What follows belongs to an exercise in optimizing a design on an open flow for small area; a production flow would make more cautious choices.
The RTL was checked by simulation tests, not by an equivalence proof against the original design.
Not every run is shown, and edits may drop behaviour that the tests do not exercise.
Power figures rest on the tool's default switching activity, not on a simulated workload.

===== flow/config.mk =====
export PLATFORM = sky130hd
export DESIGN_NAME = Top
export DESIGN_NICKNAME = Top
export VERILOG_FILES = /design/flow/design.v
export SDC_FILE = /design/flow/constraint.sdc
export NUM_CORES = 4
export LEC_CHECK = 0
export CAP_MARGIN = 20
export CORE_MARGIN = 2
export CORE_UTILIZATION = 40
export SLEW_MARGIN = 20

===== flow/constraint.sdc =====
create_clock -name core_clock -period 15.0 [get_ports {clk}]
set_input_delay 3.0000 -clock core_clock [delete_from_list [all_inputs] [get_ports {clk}]]
set_output_delay 3.0000 -clock core_clock [all_outputs]
set_load 0.01 [all_outputs]

===== flow/design.v =====
`timescale 1ns / 1ps
module Pcplus(
input [5:0] pc_now,
output [5:0] pcplus4
    );
assign pcplus4 = pc_now + 1;
endmodule
`timescale 1ns / 1ps
module Pc(
input clk,
input rst_n,
input [5:0] pc_in,
output reg [5:0] pc_out
    );
always@(posedge clk,negedge rst_n)
begin
	if(~rst_n)
		pc_out <= 0;
	else
		pc_out <= pc_in;
end
endmodule
`timescale 1ns / 1ps
module control(
input [5:0] op,
output reg MemtoReg,
output reg MemWrite,
output reg Branch,
output reg [2:0] ALUControl,
output reg ALUSrc,
output reg RegDst,
output reg RegWrite
    );
always@(*)
begin
	case(op)
	6'b000000:	 
	begin
		MemtoReg = 0;
		MemWrite = 0;
		Branch = 0;
		ALUControl = 3'b111;
		ALUSrc = 0;
		RegDst = 1;
		RegWrite = 1;
	end
	6'b001000:    
	begin
		MemtoReg = 0;
		MemWrite = 0;
		Branch = 0;
		ALUControl = 3'b111;
		ALUSrc = 1;
		RegDst = 0;
		RegWrite = 1;
	end
	6'b100011:    
	begin
		MemtoReg = 1;
		MemWrite = 0;
		Branch = 0;
		ALUControl = 3'b111;
		ALUSrc = 1;
		RegDst = 0;
		RegWrite = 1;
	end
	6'b101011:    
	begin
		MemtoReg = 0;
		MemWrite = 1;
		Branch = 0;
		ALUControl = 3'b111;
		ALUSrc = 1;
		RegDst = 0;
		RegWrite = 0;
	end
	6'b000111:     
	begin
		MemtoReg = 0;
		MemWrite = 0;
		Branch = 1;
		ALUControl = 3'b110;
		ALUSrc = 0;
		RegDst = 1;
		RegWrite = 0;
	end
	6'b000010:    
	begin
		MemtoReg = 0;
		MemWrite = 0;
		Branch = 1;
		ALUControl = 3'b101;
		ALUSrc = 0;
		RegDst = 1;
		RegWrite = 0;
	end
	default:
	begin	
		MemtoReg = 1;
		MemWrite = 0;
		Branch = 0;
		ALUControl = 3'b111;
		ALUSrc = 0;
		RegDst = 1;
		RegWrite = 0;
	end
	endcase
end
endmodule
`timescale 1ns / 1ps
module reg_file(
input clk,
input rst_n,
input [4:0] r1_addr,
input [4:0] r2_addr,
input [4:0] r3_addr,
input [31:0] r3_din,
input r3_wr,
output [31:0] r1_dout,
output [31:0] r2_dout
    );
reg [31:0] r[0:31];
integer i;
assign r1_dout = r[r1_addr];   
assign r2_dout = r[r2_addr];
always@(posedge clk,negedge rst_n)
begin
    if(~rst_n)
	 begin
		for(i=0;i<=31;i=i+1)
			r[i] <= 0;
	 end
	 else
	 begin
	 if(r3_wr)
	 r[r3_addr] <= r3_din;
	 end
end
endmodule
`timescale 1ns / 1ps
module Alu(
input [31:0] srca,
input [31:0] srcb,
input [2:0] aluop,
output reg [31:0] aluresult,
output reg [1:0] zero
    );
always@(*)
begin
	case(aluop)
	3'b111:   
	begin
		aluresult = srca + srcb;
		zero = 2'b00;
	end
	3'b110:   
	begin
		aluresult = 0;    
		if(srca > srcb)
			zero = 2'b10;
		else	zero = 2'b00;
	end
	3'b101:   
	begin
		aluresult = 0;    
		zero = 2'b11;
	end
	default:
	begin
		aluresult = 0;
		zero = 2'b00;
	end
	endcase
end
endmodule
`timescale 1ns / 1ps
module And(
input a,
input [1:0] b,
output reg c
    );
always@(*)
begin
	if(a == 1 & (b == 2'b10 | b == 2'b11))  
		c = 1;
	else c = 0;
end
endmodule
`timescale 1ns / 1ps
module extend(
input [1:0] zero,
input [15:0] a,
output reg [31:0] b
    );
always@(*)
begin
	if(a[15:11]==5'b0)   
	begin
		if(zero == 2'b11)
			b = {16'b0,a};
		else
			b = {16'b0,a}>>2;
	end
	else            
		b = {16'hffff,a};
end
endmodule
`timescale 1ns / 1ps
module PCBranch(
input [5:0] signlmm,
input [5:0] pc_in,
input [1:0] zero,
output reg [5:0] pc_out
    );	 
always@(*)
begin
	if(zero == 2'b10)
		pc_out = pc_in + signlmm;
	else if(zero == 2'b11)
		pc_out = signlmm;
	else pc_out = 0;
end
endmodule
`timescale 1ns / 1ps
module Mux(
input [31:0] a,
input [31:0] b,
input sel,
output [31:0] c
    );
assign c = sel?a:b;   
endmodule
`timescale 1ns / 1ps
module Top(
input clk,
input rst_n,
input [31:0] inst,
input [31:0] readdata,
output [5:0] pc_in1,
output [5:0] pc_out,
output [4:0] reg_addr3,
output [31:0] reg_din,
output [31:0] srcb,
output [31:0] aluresult,
output [1:0] zero,
output [31:0] writedata,
output MemtoReg,
output MemWrite,
output Branch,
output ALUSrc,
output RegDst,
output RegWrite
    );
wire [2:0] ALUControl;
wire [31:0] r1_dout;
wire [31:0] r2_dout;
wire [5:0] pc_in2;
wire [5:0] pc_in;
wire [31:0] signlmm;
wire PCSrc;
wire [31:0] reg_addr3_w;
wire [31:0] pc_in_w;
wire [1:0] ext_sel = (ALUControl == 3'b101) ? 2'b11 : 2'b00;
assign writedata = r2_dout;
assign reg_addr3 = reg_addr3_w[4:0];
assign pc_in = pc_in_w[5:0];
Pc u_pc(clk,rst_n,pc_in,pc_out);
Pcplus u_pcplus(pc_out,pc_in1);
control u_control(inst[31:26],MemtoReg,MemWrite,Branch,ALUControl,ALUSrc,RegDst,RegWrite);
reg_file u_reg_file(clk,rst_n,inst[25:21],inst[20:16],reg_addr3,reg_din,RegWrite,r1_dout,r2_dout);
Alu u_alu(r1_dout,srcb,ALUControl,aluresult,zero);
And u_and(Branch,zero,PCSrc);
extend u_extend(ext_sel,inst[15:0],signlmm);
PCBranch u_pcbranch(signlmm[5:0],pc_in1,zero,pc_in2);
Mux u_mux1({27'b0,inst[15:11]},{27'b0,inst[20:16]},RegDst,reg_addr3_w);
Mux u_mux2(signlmm,r2_dout,ALUSrc,srcb);
Mux u_mux3(readdata,aluresult,MemtoReg,reg_din);
Mux u_mux4({26'b0,pc_in2},{26'b0,pc_in1},PCSrc,pc_in_w);
endmodule

===== flow/run.sh =====
#!/bin/bash
# synth_recipe.tcl (not shown) runs the flow's synth.tcl, then flattens the netlist and writes it again
# the make line also repeats each setting of config.mk as NAME=value (left out here)
make -C /OpenROAD-flow-scripts/flow DESIGN_CONFIG=/design/flow/config.mk WORK_HOME=/design/flow/orfs CLKGATE_MAP_FILE= SYNTH_SCRIPT=/design/flow/synth_recipe.tcl finish

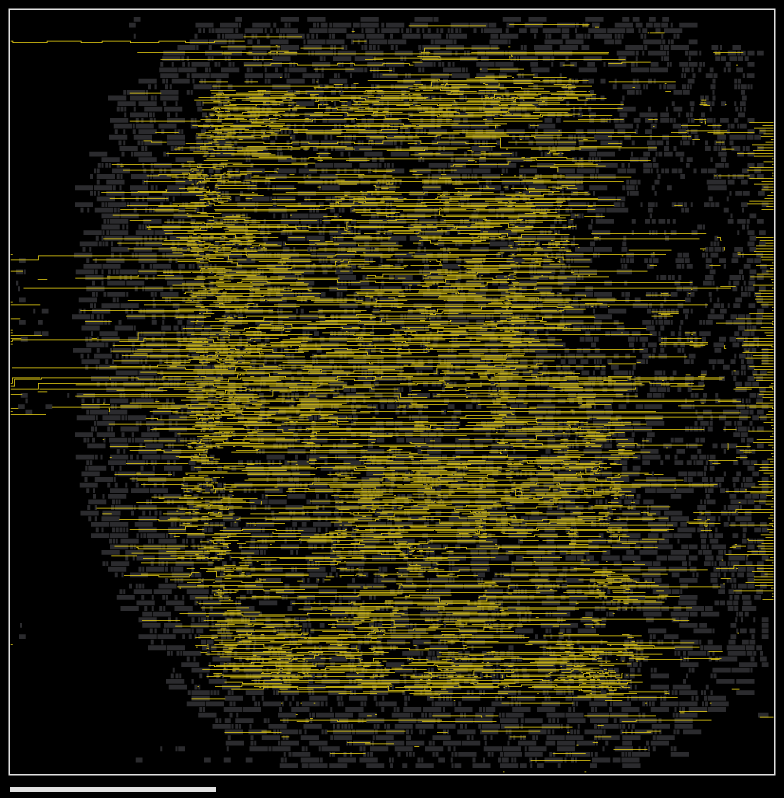
Fig. 1. The metal 3 layer (run 1).
Bar = 100 um. Cells faint in the background.
- main direction: horizontal
- wire length on this layer: 50.0 mm
- share of all routed wire: 17%

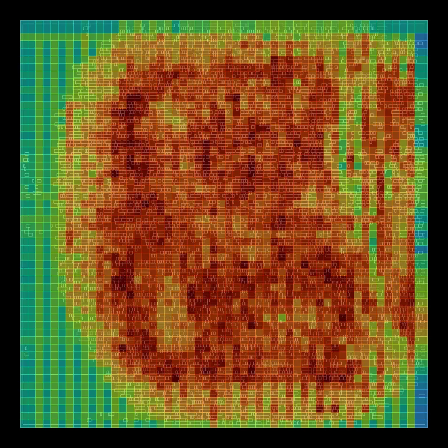
Fig. 2. Track usage over the die (run 1).
met1 Use GR: 0.533
M2 GR Usage: 0.587
GRT Total Usage: 0.426
gr busiest metal: met2
Final Core Density: 0.469

==> run notes, run 1 <==
Vias per Instance 6.97; DP HPWL approximately 190000 um; CP max FO 28; buffers and inverters on the worst path 5; Syn Area/Cell 9.02 um2; Post-Syn Instances 5954; Setup crit end kind output pin; clock-pin slew on the worst setup and hold paths roughly 60 ps; DR iter-0 viols approximately 12000; Post-CTS Resized 0; H-tree levels 3; Peak VDD IR 0.0877 mV; post-layout instance count excluding filler cells 7834; xor/xnor share of the synthesized area 0.00522; Die Width 370 um; async set-reset flop share out of synthesis 1.00; CTS Buf Count 109; Period Utilization, post-route 0.961; pre-CTS setup slack 1190 ps; most frequent cell on the critical path a21oi_1; Seq cells post-synth 1030; Worst R2R Start u_reg_file.r[22][0]$_DFFE_PN0P_; post-synthesis sequential area ratio 0.480; startpoint types input port; Pleak 28.3 nW; Setup CP Type input port to output pin; residual DRC count 0; critical path's top delay family buffers and inverters; RR Endpoint u_reg_file.r[18][24]$_DFFE_PN0P_; number of global-route vias before repair about 51000; critical path data required time 12000 ps; I/O Buffers 218; Hold-fix buffers, CTS 0; Arr. time, crit path 11410 ps; clock skew 64.9 ps; unrepaired setup endpoints after global routing no; worst slew pin tran 1380 ps; grt total ovfl 0; min Tclk post-route 14410 ps; post-CTS setup buffers 0; setup TNS 0 ps; ys flop type dfrtp_1; wire per inst 38.2 um; Starting Density 0.403; Longest Clk Path Bufs 3; area grow syn2layout 16.4%; Core Box Area approximately 130000 um2; worst hold slack 519 ps; Post-DRT Antenna Nets 0; die area 137000 um2; layout cell share with drive strength beyond 1 0.121; clock sink total between 1000 and 1500; Hold Crit Class register to register; Mapped Nets 6095; Post-Synth Simple-Gate Area 0.144; TritonRoute pass-1 iters 12; first-pass GRT wire length 409000 um; Compound-Gate Fraction of Synth Area 0.247; worst skew pair latency 790 ps; largest net degree at the start of global routing between 100 and 150; mux contribution to synthesized area 0.0588; Slew headroom 0.0788; max-slew violations 0; hold path depth 2; fin nets 6110; fin worst setup slack a little under 600 ps; initial antenna violation count 23; Placed Area slightly below 60000 um2; register-to-register setup slack 8110 ps; hold wc startpoint u_reg_file.r[14][21]$_DFFE_PN0P_; Post-Place Cells between 7000 and 8000; main combinational cell family by area after synthesis compound AO/OA/AOI/OAI gates; post-synthesis cell area about 54000 um2; FF-to-FF path depth 20; num ports 219; CP peak stage delay around 1100 ps; Post-synth EDFFs 0; CP max-delay cell clkdlybuf4s50_1; Design Power 7.17 mW; final number of hold-violating endpoints 0; Ys Warns 8; design area 62500 um2; Hold Path Sink u_reg_file.r[14][21]$_DFFE_PN0P_; f_max 0.0694 GHz; status finished clean; CP cell instances clkdlybuf4s50_1 -> nand2_1 -> nor2_4 -> buf_4 -> a22oi_1 -> nand4_1 -> nor3_1 -> a21oi_1 -> a21oi_1 -> ha_1 -> inv_2 -> a21oi_1 -> o31ai_1 -> o211a_1 -> nor4_1 -> o31ai_4 -> inv_2 -> clkdlybuf4s50_1; final WL 299000 um; Clock Root Buffer clkbuf_16; RePlAce Congestion 1.03; Die H 370 um; via count roughly 55000; FP Rows 134; Final setup viols 0; post-synthesis adder-cell area fraction 0.0178; Max-Cap Viols 0; CTS tree built; Pwr Density 115 nW/um2; Netlist cell types 85
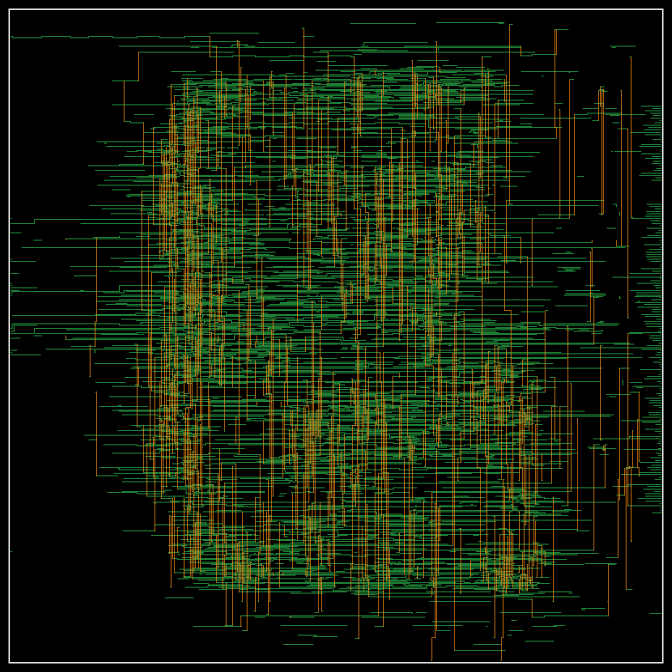
Fig. 3. Wiring by layer (run 1).
Only two layers are drawn.
- green: M3 (wire length 50.0 mm)
- orange: M4 (wire length 22.7 mm)

run 1: sequential cells by signal, indices dropped and copies added (netlist names):
register	flops
u_pc.pc_out	6
u_reg_file.r	1024
run 1: power by group:
| group | internal, mW | switching (mW) |
|---|---|---|
| Clock | 1.68 | 1.23 |
| Combinational | 0.383 | 0.702 |
| Sequential | 2.96 | 0.214 |
run 1: metal layers:
layer  global-route usage  wire, um
met2                0.587    118000
met4                0.247     22700
met5               0.0126       539
met3                0.213     50000
met1                0.533    109000
run 1: cell type report:
class	instances	area [um2]
fillers	12700	70800
multi-input cells	4284	26300
flip-flops and latches	1030	25800
repair buffers	443	4060
clock buffers	153	3090
well taps	1768	2210
clock inverters	46	672
inverters	101	379
diodes	9	22.5
run 1: worst reg2reg max path, delay by kind of cell, from the launching register on:
kind | cells | cell delay, ps
flip-flops | 1 | 550
multiplexers | 1 | 330
buffers and inverters | 2 | 560
AND/OR/NAND/NOR | 7 | 1380
AO/OA/AOI/OAI | 8 | 3360
adder cells (fa/ha/maj) | 2 | 600
run 1: layout by cell type, fill, tap and decap left out, types with 15 or more instances in the layout:
master,synthesis,final
dfrtp_1,1030,1030
nor2_1,977,894
a21oi_1,841,835
a22oi_1,758,753
nand2_1,442,442
clkdlybuf4s50_1,0,216
buf_4,0,213
o21ai_0,166,166
mux2_2,150,150
clkbuf_16,0,112
inv_1,93,93
nand3_1,88,84
nor2_4,0,82
mux2i_1,84,77
nor3_1,78,74
ha_1,73,73
nand4_1,67,67
a31oi_1,59,56
nor4_1,51,50
a221oi_1,50,50
a222oi_1,38,38
mux2_4,30,30
clkbuf_1,415,28
xnor2_1,22,22
o21ai_1,23,21
nand2b_1,19,19
a21o_1,18,18
mux2_1,16,16
nor2b_1,15,15
run 1: cells in the mapped netlist (all sizes together), types with 11 or more instances:
library cell	n	share of area
a21o	18	0.0025
a21oi	842	0.079
a221o	14	0.0026
a221oi	51	0.0084
a222oi	38	0.0071
a22oi	758	0.11
a31oi	59	0.0069
and2	11	0.0013
and4	11	0.0018
buf	124	0.011
clkbuf	415	0.029
dfrtp	1030	0.48
ha	73	0.017
inv	101	0.0071
mux2	196	0.043
mux2i	84	0.016
nand2	442	0.031
nand2b	19	0.0022
nand3	88	0.0082
nand4	67	0.0078
nor2	978	0.068
nor2b	15	0.0017
nor3	79	0.0075
nor4	53	0.0064
o21ai	189	0.018
or3	11	0.0013
xnor2	22	0.0036
run 1: cell families after synthesis:
| logic type | Yosys count |
|---|---|
| AO/OA/AOI/OAI | 2077 |
| AND/OR/NAND/NOR | 1820 |
| flip-flops | 1030 |
| buffers and inverters | 640 |
| multiplexers | 280 |
| adder cells (fa/ha/maj) | 75 |
| XOR/XNOR | 32 |
run 1: how the worst max path moves through the flow:
stage	startpoint	to	slack, ps	depth (start not counted)
after global placement	inst[18]	reg_din[28]	1210	21
after global routing	inst[18]	reg_din[28]	560	22
after detailed placement	inst[18]	reg_din[28]	1190	19
after floorplan	inst[18]	reg_din[30]	4430	22
final	inst[18]	reg_din[28]	590	18
after CTS	inst[18]	reg_din[28]	1140	19
Fig. 4: run 1, PDN straps and rails
Bar = 100 um. Pins as bars on the die edge.
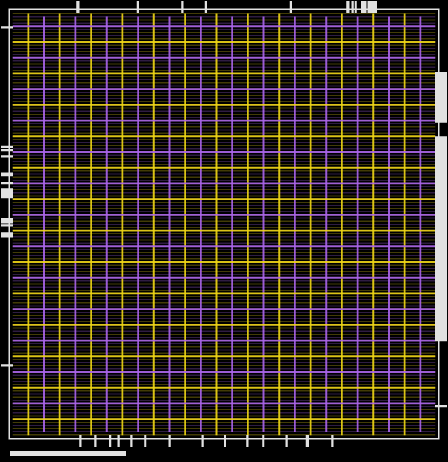

==> run 1 -> run 2 <==
==> flow/design.v (replaced) <==
`timescale 1ns / 1ps
module Top(
input clk,
input rst_n,
input [31:0] inst,
input [31:0] readdata,
output [5:0] pc_in1,
output [5:0] pc_out,
output [4:0] reg_addr3,
output [31:0] reg_din,
output [31:0] srcb,
output [31:0] aluresult,
output [1:0] zero,
output [31:0] writedata,
output MemtoReg,
output MemWrite,
output Branch,
output ALUSrc,
output RegDst,
output RegWrite
    );
wire [5:0] op = inst[31:26];
wire [4:0] rs = inst[25:21];
wire [4:0] rt = inst[20:16];
wire [4:0] rd = inst[15:11];
wire [15:0] imm = inst[15:0];
wire is_add  = (op == 6'b000000);
wire is_addi = (op == 6'b001000);
wire is_lw   = (op == 6'b100011);
wire is_sw   = (op == 6'b101011);
wire is_bgtz = (op == 6'b000111);
wire is_j    = (op == 6'b000010);
assign MemWrite = is_sw;
assign Branch   = is_bgtz | is_j;
assign ALUSrc   = is_addi | is_lw | is_sw;
assign RegDst   = ~ALUSrc;
assign RegWrite = is_add | is_addi | is_lw;
assign MemtoReg = ~(is_add | is_addi | is_sw | is_bgtz | is_j);
wire imm_pos = (imm[15:11] == 5'b0);
wire [31:0] ext = imm_pos ? (is_j ? {16'b0, imm} : {18'b0, imm[15:2]}) : {16'hffff, imm};
reg [1023:0] rf;
reg [31:0] valid;
wire [31:0] rs_val, rt_val;
wire [31:0] rs_sel, rt_sel;
genvar g, b;
generate
    for (g = 0; g < 32; g = g + 1) begin : sels
        assign rs_sel[g] = valid[g] && (rs == g);
        assign rt_sel[g] = valid[g] && (rt == g);
    end
    for (b = 0; b < 32; b = b + 1) begin : rdp
        wire [31:0] col;
        for (g = 0; g < 32; g = g + 1) begin : c
            assign col[g] = rf[g*32+b];
        end
        rd_bit u_rs(.s(rs_sel), .d(col), .o(rs_val[b]));
        rd_bit u_rt(.s(rt_sel), .d(col), .o(rt_val[b]));
    end
endgenerate
assign reg_addr3 = RegDst ? rd : rt;
wire [1023:0] rf_n;
generate
    for (g = 0; g < 32; g = g + 1) begin : regs
        wire we = RegWrite && (reg_addr3 == g);
        for (b = 0; b < 32; b = b + 1) begin : bits
            rf_cell u_cell(.q(rf[g*32+b]), .h(~we), .w(we), .d(reg_din[b]), .n(rf_n[g*32+b]));
        end
        always @(posedge clk, negedge rst_n)
            if (~rst_n) valid[g] <= 1'b0;
            else if (we) valid[g] <= 1'b1;
    end
endgenerate
always @(posedge clk)
    rf <= rf_n;
assign srcb = ALUSrc ? ext : rt_val;
assign writedata = rt_val;
wire gt = rs_val > rt_val;
assign aluresult = (is_bgtz | is_j) ? 32'b0 : rs_val + srcb;
assign zero = is_j ? 2'b11 : {is_bgtz & gt, 1'b0};
assign reg_din = MemtoReg ? readdata : aluresult;
reg [5:0] pc;
assign pc_out = pc;
assign pc_in1 = pc + 6'd1;
wire [5:0] pc_next = is_j ? imm[5:0] :
                     (is_bgtz & gt) ? pc_in1 + (imm_pos ? imm[7:2] : imm[5:0]) :
                     pc_in1;
always @(posedge clk, negedge rst_n)
    if (~rst_n) pc <= 6'b0;
    else pc <= pc_next;
endmodule
module rf_cell(input q, input h, input w, input d, output n);
assign n = (q & h) | (w & d);
endmodule
module aoi3(input s0, d0, s1, d1, s2, d2, output n);
assign n = ~((s0 & d0) | (s1 & d1) | (s2 & d2));
endmodule
module aoi2(input s0, d0, s1, d1, output n);
assign n = ~((s0 & d0) | (s1 & d1));
endmodule
module or11n(input [10:0] n, output o);
assign o = ~&n;
endmodule
module rd_bit(input [31:0] s, input [31:0] d, output o);
wire [10:0] n;
genvar i;
generate for (i = 0; i < 10; i = i + 1) begin : g
  aoi3 u(s[3*i], d[3*i], s[3*i+1], d[3*i+1], s[3*i+2], d[3*i+2], n[i]);
end endgenerate
aoi2 u2(s[30], d[30], s[31], d[31], n[10]);
or11n u3(n, o);
endmodule
--- a/flow/config.mk
+++ b/flow/config.mk
@@ -11 +11,2 @@
 export SLEW_MARGIN = 20
+export SYNTH_HIERARCHICAL = 1
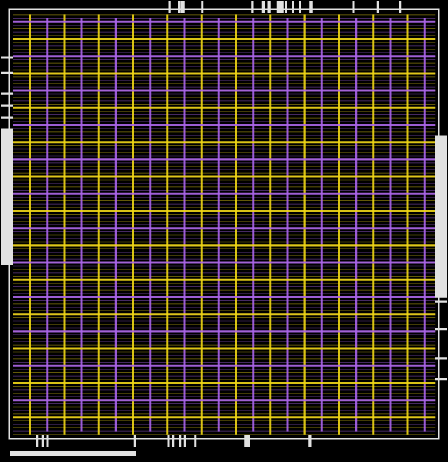
Fig. 5. PDN straps and rails (run 2).
Bar = 100 um. Pins as bars on the die edge.
- purple: VDD
- yellow: VSS
- met5 straps: 24
- met1 rails: 123

==> run 2 against run 1 <==
  * Still clean on timing, DRC and antenna
  * Flip-flop and latch count is 32 higher
  * Cell count fell by 24%
  * Non-clock buffer count fell by 79
  * Routed wire length shrank 28%
  * Sequential share of layout area decreased by 1.6 points
  * Synthesized cell count down 34%
  * Critical path depth rose by 1
  * Worst hold slack worse by 40 ps
  * Clock power increased by 3%
  * Sequential power down 4%
  * Critical path type unchanged
  * Highest routed layer unchanged
==> run notes, run 2 <==
clock-pin slew on the worst setup and hold paths 70 ps (was 60 ps); grt total ovfl 0 (unchanged); max-slew violations 0 (unchanged); Post-Place Cells 5755 (was 7622); Placed Area 50200 um2 (was 58600 um2); FF-to-FF path depth 17 (was 20); Setup CP Type input port to output pin (unchanged); top-area cell type share of the netlist area 0.458 (was 0.480); final number of hold-violating endpoints 0 (unchanged); buffers and inverters on the worst path 5 (unchanged); Syn Area/Cell 11.4 um2 (was 9.02 um2); Biggest register rf (was u_reg_file.r); num ports 219 (unchanged); status finished clean (unchanged); Post-DRT Antenna Nets 0 (unchanged); fin worst setup slack 1630 ps (was 591 ps); Logic pwr share 0.077 (was 0.151); Core Box Area 111000 um2 (was 133000 um2); initial antenna violation count 5 (was 23); final WL 216000 um (was 299000 um); CP max FO 24 (was 28); Max-Cap Viols 0 (unchanged); max reg flops 1024 (unchanged); CP Depth 19 (was 18); Arr. time, crit path 10370 ps (was 11410 ps); Setup crit end kind output pin (unchanged); RePlAce Congestion 1.05 (was 1.03); post-synthesis sequential area ratio 0.479 (was 0.480); I/O Buffers 218 (unchanged); wire per inst 36.1 um (was 38.2 um); post-CTS setup buffers 0 (unchanged); largest net degree at the start of global routing 60 (was 144); Peak VDD IR 0.0948 mV (was 0.0877 mV); Starting Density 0.404 (was 0.403); unrepaired setup endpoints after global routing no (unchanged); Clock Root Buffer clkbuf_16 (unchanged); Post-Syn Instances 3940 (was 5954); post-synthesis cell area 44700 um2 (was 53700 um2); Hold-fix buffers, CTS 0 (unchanged); CP peak stage delay 800 ps (was 1130 ps); CP max-delay cell and3_2 (was clkdlybuf4s50_1); Post-CTS Resized 0 (unchanged); Hold Crit Class register to register (unchanged); layout cell share with drive strength beyond 1 0.114 (was 0.121)
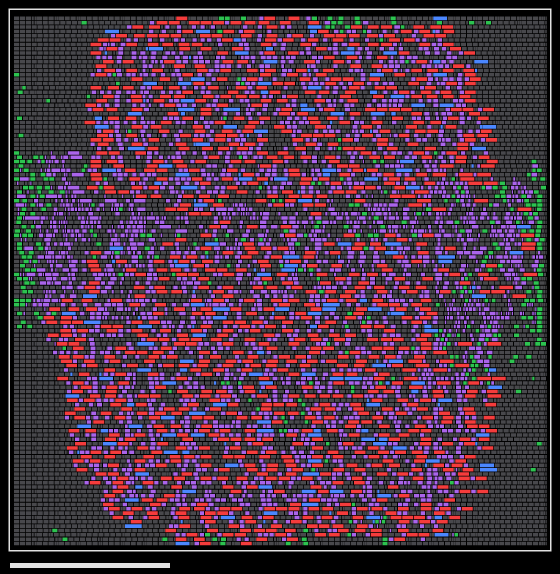
Fig. 6. Placed cells, one colour a class (run 2).
Bar = 100 um. Fill, decap, tap and diode cells in grey.
- blue: clock drivers and dummy loads (cells 206; share of their area 7.6%)
- green: remaining buffers and delay cells (cells 364; share of their area 6.3%)
- purple: remaining logic cells (cells 2841; share of their area 45%)
- red: registers (cells 1062; share of their area 41%)

## run 2: cell count changes in the layout (fill, tap and decap cells not counted), sizes merged, moves of 70 or more
cell / before / now
nand4: 67 / 142
mux2: 196 / 14
nand2: 442 / 114
nor2: 978 / 72
a21oi: 842 / 56
dfxtp: 0 / 1024
o21ai: 189 / 50
a222oi: 38 / 640
and3: 8 / 78
dfrtp: 1030 / 38
buf: 227 / 147
a22oi: 758 / 65
a22o: 5 / 1024
## run 2: worst min-delay path by stage
| stage | startpoint | end | cells past startpoint |
|---|---|---|---|
| floorplan | valid[0]$_DFFE_PN0P_ | valid[0]$_DFFE_PN0P_ | 1 |
| global placement | valid[17]$_DFFE_PN0P_ | valid[17]$_DFFE_PN0P_ | 1 |
| detailed placement | valid[17]$_DFFE_PN0P_ | valid[17]$_DFFE_PN0P_ | 1 |
| CTS | valid[17]$_DFFE_PN0P_ | valid[17]$_DFFE_PN0P_ | 1 |
| global route | valid[7]$_DFFE_PN0P_ | valid[7]$_DFFE_PN0P_ | 1 |
| finish | valid[17]$_DFFE_PN0P_ | valid[17]$_DFFE_PN0P_ | 1 |
## run 2: modules after synthesis, one instance, submodules excluded, excerpt
module	flops+latches	cell area (um2)
aoi3	0	10.0
rf_cell	0	8.76
aoi2	0	12.5
or11n	0	23.8
Top	1062	27000
## run 2: cell type report
cell class,instances,area (um2)
Timing Repair Buffer,364,3270
Tap cell,1488,1860
Sequential cell,1062,21500
Fill cell,10200,56600
Multi-Input combinational cell,2751,23300
Inverter,90,338
Clock inverter,47,743
Clock buffer,159,3210
Antenna cell,7,17.5
## run 2: cells by family (layout without fill, tap and decap cells)
family | after synthesis | after routing | share of synthesized area
AO/OA/AOI/OAI | 1947 | 1947 | 0.394
XOR/XNOR | 32 | 32 | 0.00626
adder cells (fa/ha/maj) | 78 | 78 | 0.0221
buffers and inverters | 127 | 660 | 0.0108
flip-flops | 1062 | 1062 | 0.479
multiplexers | 34 | 34 | 0.00800
other | 0 | 7 | 0
AND/OR/NAND/NOR | 660 | 660 | 0.0798
## run 2: power by group through the flow
stage | registers, mW | logic (mW) | clock network [mW]
finish | 3.06 | 0.508 | 3.00
global route | 3.07 | 0.539 | 3.11
CTS | 3.05 | 0.499 | 3.01
global placement | 3.11 | 0.489 | 0
floorplan | 3.09 | 0.286 | 0
detailed placement | 3.11 | 0.498 | 0
## run 2: stage by stage
step                      utilization  total power, mW
after floorplan                     -             3.38
after global placement          0.453             3.60
after detailed placement        0.453             3.61
after CTS                       0.489             6.56
after global routing            0.489             6.73
final                           0.489             6.57
## run 2: worst register-to-register path: stages, from the launching register on
cell and delay [ps]:
dfrtp_1 410, and3_1 500, buf_4 410, a222oi_1 440, nand4_1 280, or3_1 440
inv_1 120, o21ai_0 270, ha_1 520, and4_1 440, nand2_8 60, a2111o_1 490
a311oi_2 520, o31ai_1 170, and2_4 200, o31ai_4 510, buf_4 490, a22o_1 230
## run 2: routing by layer
layer	GRT usage	part of all wire	vias to the layer above
met3	0.115	0.15	634
met4	0.227	0.071	4
li1	-	-	18500
met5	0.00167	0.00022	-
met1	0.472	0.38	21800
met2	0.488	0.40	3984
Fig. 7: run 2, wiring by layer
Only two layers are drawn.
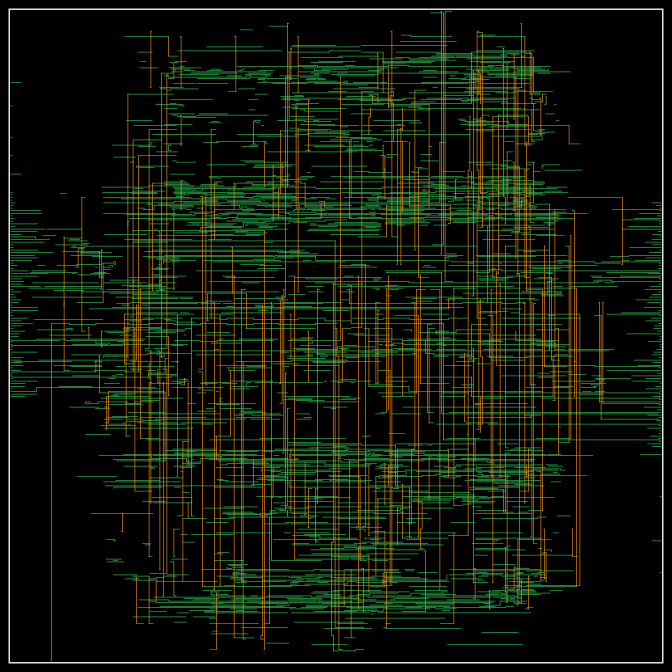

==> run 2 -> run 3 <==
--- a/flow/design.v
+++ b/flow/design.v
@@ -41,2 +41,3 @@
 reg [1023:0] rf;
+reg par;
 reg [31:0] valid;
@@ -44,2 +45,4 @@
 wire [31:0] rs_sel, rt_sel;
+wire rs_par = par & (|rs_sel);
+wire rt_par = par & (|rt_sel);
 genvar g, b;
@@ -55,4 +58,4 @@
         end
-        rd_bit u_rs(.s(rs_sel), .d(col), .o(rs_val[b]));
-        rd_bit u_rt(.s(rt_sel), .d(col), .o(rt_val[b]));
+        rd_bit u_rs(.s(rs_sel), .d(col), .p(rs_par), .o(rs_val[b]));
+        rd_bit u_rt(.s(rt_sel), .d(col), .p(rt_par), .o(rt_val[b]));
     end
@@ -61,2 +64,3 @@
 wire [1023:0] rf_n;
+wire [31:0] wd = reg_din ^ {32{par}};
 generate
@@ -65,3 +69,3 @@
         for (b = 0; b < 32; b = b + 1) begin : bits
-            rf_cell u_cell(.q(rf[g*32+b]), .h(~we), .w(we), .d(reg_din[b]), .n(rf_n[g*32+b]));
+            rf_cell u_cell(.q(rf[g*32+b]), .h(~we), .w(we), .d(wd[b]), .n(rf_n[g*32+b]));
         end
@@ -74,2 +78,5 @@
     rf <= rf_n;
+always @(posedge clk, negedge rst_n)
+    if (~rst_n) par <= 1'b0;
+    else par <= ~par;
 assign srcb = ALUSrc ? ext : rt_val;
@@ -91,3 +98,3 @@
 module rf_cell(input q, input h, input w, input d, output n);
-assign n = (q & h) | (w & d);
+assign n = ~((q | w) & (h | d));
 endmodule
@@ -99,6 +106,6 @@
 endmodule
-module or11n(input [10:0] n, output o);
-assign o = ~&n;
+module or11n(input [10:0] n, input p, output o);
+assign o = (~&n) ^ p;
 endmodule
-module rd_bit(input [31:0] s, input [31:0] d, output o);
+module rd_bit(input [31:0] s, input [31:0] d, input p, output o);
 wire [10:0] n;
@@ -109,3 +116,3 @@
 aoi2 u2(s[30], d[30], s[31], d[31], n[10]);
-or11n u3(n, o);
+or11n u3(n, p, o);
 endmodule
--- a/flow/config.mk
+++ b/flow/config.mk
@@ -10,2 +10,3 @@
 export CORE_UTILIZATION = 40
+export CTS_BUF_LIST = sky130_fd_sc_hd__clkbuf_4
 export SLEW_MARGIN = 20
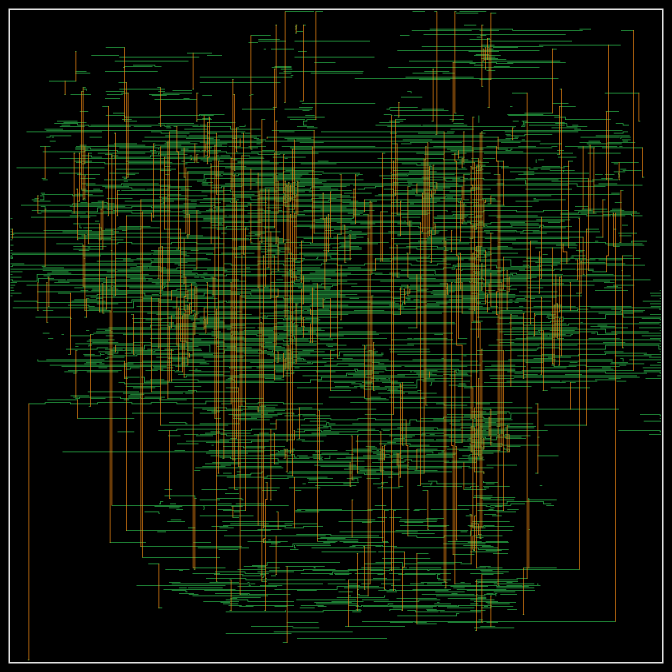
Fig. 8. Wiring by layer (run 3).
Only two layers are drawn.
- green: M3 (wire length 37.2 mm)
- orange: M4 (wire length 16000 um)

==> run 3 against run 2 <==
  * Non-clock buffer count is 16 higher
  * Final area is 3.8% lower
  * Critical path depth is 3 higher
  * Cell count is 4.8% higher
  * Die area is 3.6% lower
  * Total power is 3.3% higher
  * Still clean
==> run notes, run 3 <==
status finished clean (unchanged); Ys Warns 7 (unchanged); fin worst setup slack 1740 ps (was 1630 ps); Die Width 332 um (was 338 um); wire per inst 36.1 um (about the same); die area 110000 um2 (was 115000 um2); Post-CTS Resized 0 (unchanged); DP HPWL 142000 um (was 137000 um); Biggest register rf (unchanged); Setup crit end kind output pin (unchanged); commonest non-fill, non-tap cells in the layout o22ai_1, dfxtp_1, a222oi_1, clkbuf_4, clkdlybuf4s50_1 (was a22o_1, dfxtp_1, a222oi_1, clkdlybuf4s50_1, buf_4); layout cell share with drive strength beyond 1 0.181 (was 0.114); Vias per Instance 7.64 (was 7.53); worst hold slack 469 ps (was 479 ps); post-synthesis cell area 43100 um2 (was 44700 um2); CP max FO 28 (was 24); Hold Path Sink rf[427]$_DFF_P_ (was valid[17]$_DFFE_PN0P_); max-slew violations 0 (unchanged); Seq cells post-synth 1063 (was 1062); async set-reset flop share out of synthesis 0.0367 (was 0.0358); largest net degree at the start of global routing 40 (was 60); grt total ovfl 0 (unchanged); critical path data required time 12000 ps (about the same); setup TNS 0 ps (unchanged); hold path depth 1 (unchanged); synth top area cells dfxtp_1, o22ai_1, a222oi_1, xnor2_1, dfrtp_1 (was dfxtp_1, a22o_1, a222oi_1, dfrtp_1, ha_1); Syn Area/Cell 10.8 um2 (was 11.4 um2); num ports 219 (unchanged); Post-DRT Antenna Nets 0 (unchanged); initial antenna violation count 7 (was 5); first-pass GRT wire length 316000 um (was 304000 um); residual DRC count 0 (unchanged); Period Utilization, post-route 0.884 (was 0.891); Post-Place Cells 5752 (was 5755); final number of hold-violating endpoints 0 (unchanged); Longest Clk Path Bufs 4 (was 3); Design Power 6.79 mW (was 6.57 mW); RR Endpoint rf[911]$_DFF_P_ (was rf[318]$_DFF_P_); top-count cell post-synth o22ai_1; Clock Root Buffer clkbuf_4 (was clkbuf_16); post-synthesis sequential area ratio 0.498 (was 0.479); FF-to-FF path depth 20 (was 17); startpoint types input port (unchanged); clock-pin slew on the worst setup and hold paths 60 ps (was 70 ps); Hold Crit Class register to register (unchanged); clock skew 135 ps (was 42.3 ps); CTS tree built (unchanged)
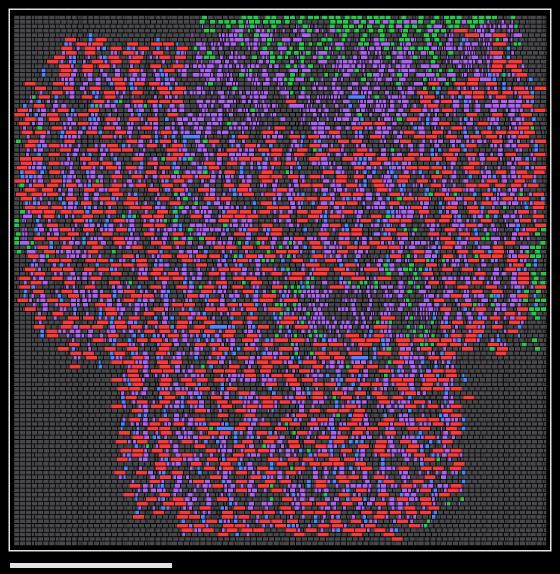
Fig. 9. Placed cells, one colour a class (run 3).
Bar = 100 um. Fill, decap, tap and diode cells in grey.
- red: registers (cells 1063; share of their area 43%)
- green: remaining buffers and delay cells (cells 380; share of their area 6.7%)
- blue: clock drivers and dummy loads (cells 491; share of their area 7.2%)
- purple: remaining logic cells (cells 2906; share of their area 43%)

## run 3: cells by family after synthesis
| logic type | share of synthesized area |
|---|---|
| buf+inv | 0.0111 |
| flops | 0.498 |
| xor+xnor | 0.0270 |
| simple gates | 0.0886 |
| mux | 0.00601 |
| fa+ha+maj | 0.0230 |
| compound gates | 0.346 |
## run 3: worst max-delay path: stages
cell             delay, ps
clkdlybuf4s50_1        650
nor2b_1                590
and3_1                 970
nor4_1                 120
nand4_1                120
nor2_1                 100
nor2_4                 180
buf_4                  570
xnor2_1                310
nand2_1                 80
o21ai_0                140
ha_1                   270
fa_1                   230
nand3_1                120
a211oi_1               430
nor2_1                 210
o31ai_2                660
xnor2_1                440
nor2_1                 180
a21oi_1                 60
nor2_1                 210
clkdlybuf4s50_1        580
## run 3: worst max path at each step
stage                   from           to  slack, ps
global route        inst[18]  reg_din[24]       1550
CTS                 inst[16]  reg_din[24]       2080
floorplan           inst[18]  reg_din[23]       2390
detailed placement  inst[16]  reg_din[24]       2110
finish              inst[16]  reg_din[16]       1740
global placement    inst[16]  reg_din[24]       1820
## run 3: layout make-up
cell class / instances / area [um2] / share of cell area
Clock buffer: 430 / 3230 / 0.0620
Tap cell: 1403 / 1760 / 0.0337
Clock inverter: 61 / 382 / 0.00732
Antenna cell: 11 / 27.5 / 0.000528
Timing Repair Buffer: 380 / 3390 / 0.0651
Multi-Input combinational cell: 2819 / 21500 / 0.413
Inverter: 87 / 329 / 0.00632
Sequential cell: 1063 / 21500 / 0.412
## run 3: routing by layer
layer  global-route usage  vias up  part of all wire
met5              0.00651        -            0.0012
met4                0.246       10             0.071
met3                0.161      853              0.16
met2                0.529     4425              0.39
met1                0.500    23100              0.37
li1                     -    19300                 -
## run 3: per-module statistics from Yosys, one instance, submodules excluded, excerpt
module | cell area [um2] | copies in the design | cells inside
Top | 27200 | 1 | 1952
aoi2 | 12.5 | 64 | 1
aoi3 | 10.0 | 640 | 1
or11n | 36.3 | 64 | 5
rf_cell | 6.26 | 1024 | 1
## run 3: power breakdown
| part | total [mW] | internal, mW | switching, mW | leakage, nW |
|---|---|---|---|---|
| Sequential | 3.18 | 3.02 | 0.163 | 9.80 |
| Clock | 2.65 | 1.39 | 1.26 | 2.19 |
| Combinational | 0.953 | 0.396 | 0.557 | 7.45 |
| Total | 6.79 | 4.81 | 1.98 | 19.4 |
Fig. 10: run 3, track usage over the die
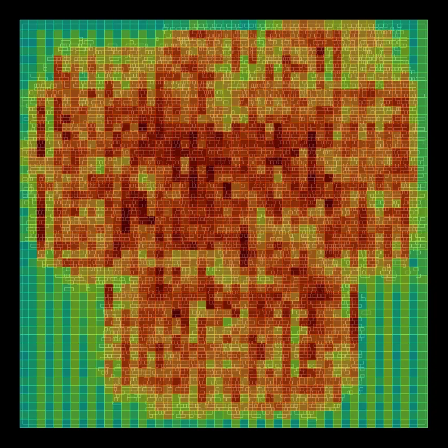

==> run 3 -> run 4 <==
==> flow/config.mk (replaced) <==
export PLATFORM = sky130hd
export DESIGN_NAME = Top
export DESIGN_NICKNAME = Top
export VERILOG_FILES = /design/flow/design.v
export SDC_FILE = /design/flow/constraint.sdc
export NUM_CORES = 4
export LEC_CHECK = 0
export CAP_MARGIN = 5
export CORE_MARGIN = 2
export CORE_UTILIZATION = 55
export CTS_BUF_LIST = sky130_fd_sc_hd__clkbuf_8
export SLEW_MARGIN = 5
export SYNTH_HIERARCHICAL = 1
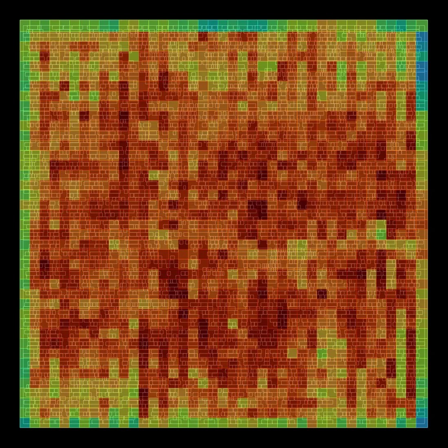
Fig. 11. Track usage over the die (run 4).
GRT Total Usage: 0.506
met1 Use GR: 0.615
wire per inst: 37.6 um

==> run 4 against run 3 <==
  * Combinational power is 2.8% lower
  * Via count decreased by 2.3%
  * First-iteration DRC count is 3.3% lower
  * Flip-flop and latch count unchanged
  * Non-clock buffer count decreased by 7
  * Clock skew down 94 ps
  * Total power is 1.5% lower
  * Synthesized cell count unchanged
  * Cell count decreased by 9.0%
  * Setup slack got worse by 140 ps
  * Count of clock-buffer cells in the layout fell by 216
  * Highest routed layer unchanged
==> run notes, run 4 <==
initial antenna violation count 10 (was 7); max-slew violations 0 (unchanged); post-synthesis cell area 43100 um2 (unchanged); Max-Cap Viols 0 (unchanged); worst slew pin tran 1440 ps (was 1180 ps); Pwr Density 130 nW/um2 (about the same); via count 46700 (was 47800); Reg power frac 0.476 (was 0.469); Ys Warns 7 (unchanged); Top Registers rf x1024, valid x32, pc x6 (unchanged); I/O Buffers 218 (unchanged); async set-reset flop share out of synthesis 0.0367 (unchanged); Syn Area/Cell 10.8 um2 (unchanged); Power Internal 4.78 mW (was 4.81 mW); grt total ovfl 0 (unchanged); area leader, netlist dfxtp_1 (unchanged); Logic pwr share 0.138 (was 0.140); layout cell share with drive strength beyond 1 0.139 (was 0.181); startpoint types input port (unchanged); RePlAce Congestion 1.07 (was 1.02); CP cell instances clkdlybuf4s50_1 -> and2_0 -> and3_2 -> nor4_1 -> nand4_1 -> nor2_1 -> nor2_4 -> buf_4 -> xnor2_1 -> nand2_1 -> o21ai_0 -> ha_1 -> a211o_1 -> a211oi_2 -> o21bai_1 -> a21boi_0 -> xor2_1 -> o21ai_0 -> and2_1 -> clkdlybuf4s50_1 (was clkdlybuf4s50_1 -> nor2b_1 -> and3_1 -> nor4_1 -> nand4_1 -> nor2_1 -> nor2_4 -> buf_4 -> xnor2_1 -> nand2_1 -> o21ai_0 -> ha_1 -> fa_1 -> nand3_1 -> a211oi_1 -> nor2_1 -> o31ai_2 -> xnor2_1 -> nor2_1 -> a21oi_1 -> nor2_1 -> clkdlybuf4s50_1); commonest non-fill, non-tap cells in the layout o22ai_1, dfxtp_1, a222oi_1, clkdlybuf4s50_1, clkbuf_8 (was o22ai_1, dfxtp_1, a222oi_1, clkbuf_4, clkdlybuf4s50_1); post-CTS setup buffers 0 (unchanged); commonest non-fill, non-tap cell in the layout o22ai_1 (unchanged); Core Box Area 77600 um2 (was 107000 um2); largest net degree at the start of global routing 42 (was 40); register-to-register setup slack 7400 ps (was 8040 ps); Design Power 6.69 mW (was 6.79 mW); ys flop type dfxtp_1 (unchanged); clock-pin slew on the worst setup and hold paths 60 ps (about the same); Setup CP Type input port to output pin (unchanged); Period Utilization, post-route 0.893 (was 0.884); Clock power frac 0.386 (was 0.390); Pleak 19.2 nW (was 19.4 nW); Final Core Density 0.663 (was 0.487); min Tclk post-route 13400 ps (was 13260 ps); Post-synth EDFFs 0 (unchanged); DP HPWL 134000 um (was 142000 um); CTS tree built (unchanged); fin nets 4657 (was 4794); CP max FO 33 (was 28); Post-Syn Instances 4000 (unchanged); Final setup viols 0 (unchanged); Biggest register rf (unchanged); Netlist cell types 74 (unchanged); worst hold slack 469 ps (about the same); Die H 284 um (was 332 um); Arr. time, crit path 10400 ps (was 10260 ps); Longest Clk Path Bufs 3 (was 4); CP max-delay cell and3_2 (was and3_1); status finished clean (unchanged); Setup crit end kind output pin (unchanged); critical path data required time 12000 ps (about the same); Seq cells post-synth 1063 (unchanged); top post-synthesis cells by count o22ai_1, dfxtp_1, a222oi_1 (unchanged)
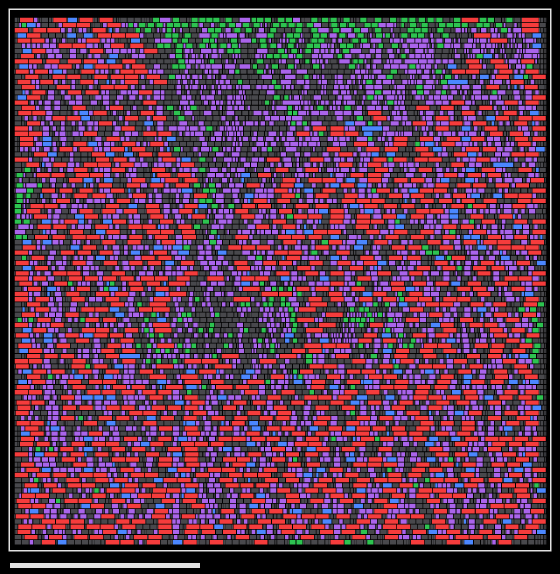
Fig. 12. Placed cells, one colour a class (run 4).
Bar = 100 um. Fill, decap, tap and diode cells in grey.
- purple: remaining logic cells (cells 2906; share of their area 43%)
- blue: clock drivers and dummy loads (cells 304; share of their area 7.0%)
- green: remaining buffers and delay cells (cells 373; share of their area 6.7%)
- red: registers (cells 1063; share of their area 43%)

==> run 4: final cells by class <==
cell class                      instances  area [um2]  area share
Antenna cell                            6        15.0    0.000292
Clock buffer                          214        2950      0.0572
Clock inverter                         90         583      0.0113
Inverter                               87         328     0.00637
Multi-Input combinational cell       2819       21500       0.417
Sequential cell                      1063       21500       0.417
Tap cell                             1040        1300      0.0253
Timing Repair Buffer                  373        3340      0.0649
==> run 4: kinds of logic (layout without fill, tap and decap cells) <==
logic type | count (synthesis) | in the layout | share of synthesized area
buffers and inverters | 118 | 764 | 0.0111
flip-flops | 1063 | 1063 | 0.498
AO/OA/AOI/OAI | 1931 | 1931 | 0.346
other | 0 | 6 | 0
adder cells (fa/ha/maj) | 78 | 78 | 0.0230
AND/OR/NAND/NOR | 653 | 653 | 0.0886
XOR/XNOR | 133 | 133 | 0.0270
multiplexers | 24 | 24 | 0.00601
==> run 4: metrics by stage <==
step | setup WS (ps) | instance area, um2
2_1_floorplan | 2390 | 43100
3_3_place_gp | 2140 | 47900
3_5_place_dp | 1970 | 47900
4_1_cts | 1950 | 51500
5_1_grt | 1480 | 51500
6_report | 1600 | 51500
==> run 4: power by group through the flow <==
| stage | Clock (mW) | Sequential (mW) | Combinational (mW) |
|---|---|---|---|
| floorplan | 0 | 3.20 | 0.493 |
| global placement | 0 | 3.23 | 0.879 |
| detailed placement | 0 | 3.23 | 0.888 |
| CTS | 2.57 | 3.17 | 0.893 |
| global route | 2.70 | 3.20 | 0.967 |
| finish | 2.58 | 3.18 | 0.926 |
==> run 4: final timing paths <==
check | depth (start not counted) | end | startpoint
max | 20 | reg_din[17] | inst[17]
min | 1 | rf[128]$_DFF_P_ | rf[128]$_DFF_P_
max reg2reg | 20 | rf[604]$_DFF_P_ | valid[20]$_DFFE_PN0P_
min reg2reg | 1 | rf[128]$_DFF_P_ | rf[128]$_DFF_P_
max in group asynchronous | 1 | valid[1]$_DFFE_PN0P_ | rst_n
min in group asynchronous | 1 | pc[5]$_DFF_PN0_ | rst_n
==> run 4: modules after synthesis (local to each module, per instance), excerpt <==
module	area [um2]	copies in the design	cells	flip-flops and latches
Top	27200	1	1952	1063
aoi2	12.5	64	1	0
aoi3	10.0	640	1	0
or11n	36.3	64	5	0
rf_cell	6.26	1024	1	0
==> run 4: per-layer routing <==
| layer | vias to the layer above | share of wire | global-route usage |
|---|---|---|---|
| met4 | 14 | 0.087 | 0.355 |
| li1 | 18900 | - | - |
| met2 | 4386 | 0.40 | 0.709 |
| met5 | - | 0.0013 | 0 |
| met1 | 22200 | 0.34 | 0.615 |
| met3 | 1109 | 0.17 | 0.228 |

==> layout pictures side by side <==
The metal 3 layer.
Bar = 100 um. Cells faint in the background.
shot_01.png
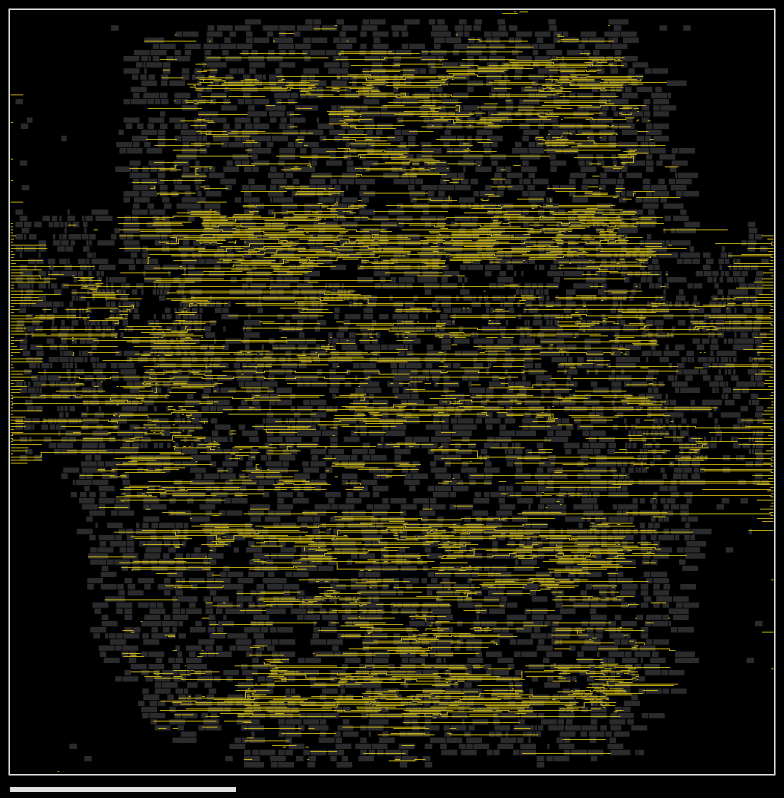
shot_02.png
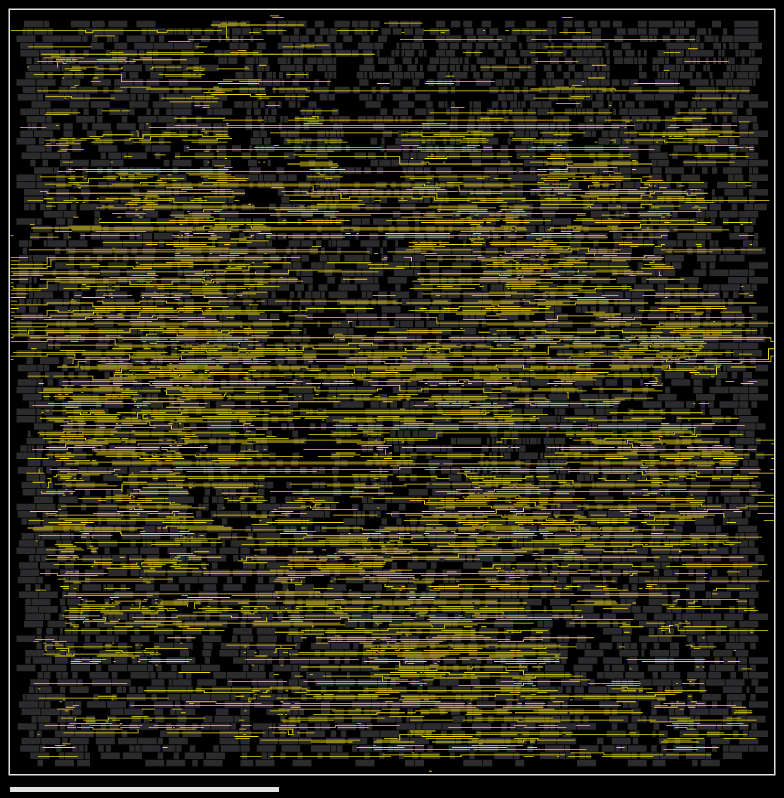
shot_03.png
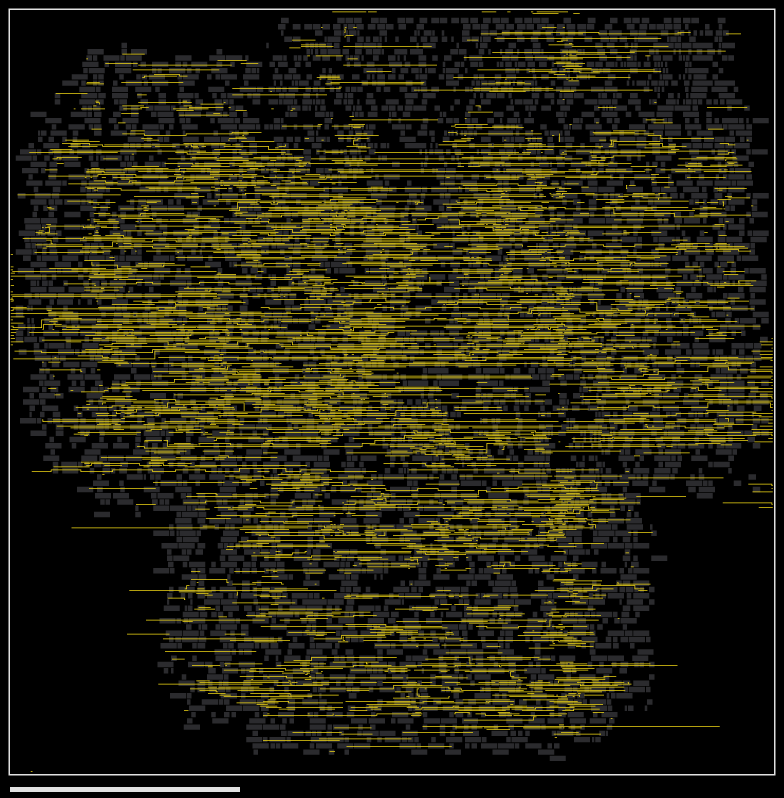
shot_02.png comes from run 4.
shot_01.png comes from run 2.
shot_03.png comes from run 3.

static timing again, ports no longer ideal:
How much do the figures lean on ideal ports? The routed layouts below were timed once more, with nothing changed but the port constraints. Step 1: set_driving_cell puts a clkbuf_16 on clk and a buf_2 on each other input, an assumption about the parent block. Step 2 also shifts input and output timing later by t, the mid clock arrival at the registers, as if the neighbouring blocks saw the same clock. Slacks: ideal ports / drivers / drivers and shift; pairs: ideal ports / drivers.
| run | t, ns | setup WS [ns] | latest minus earliest clock arrival (ns) |
|---|---|---|---|
| run 1 | 0.849 | 0.591 / 0.569 / 0.569 | 0.065 / 0.065 |
| run 2 | 0.786 | 1.629 / 1.584 / 1.584 | 0.042 / 0.042 |
| run 3 | 1.243 | 1.736 / 1.699 / 1.699 | 0.135 / 0.135 |
| run 4 | 0.915 | 1.599 / 1.558 / 1.558 | 0.041 / 0.041 |
After both steps setup and hold are still met in every run listed. For run 2, which loses most, drivers alone change the setup slack by -0.045 ns; drivers and shift together by -0.045 ns.
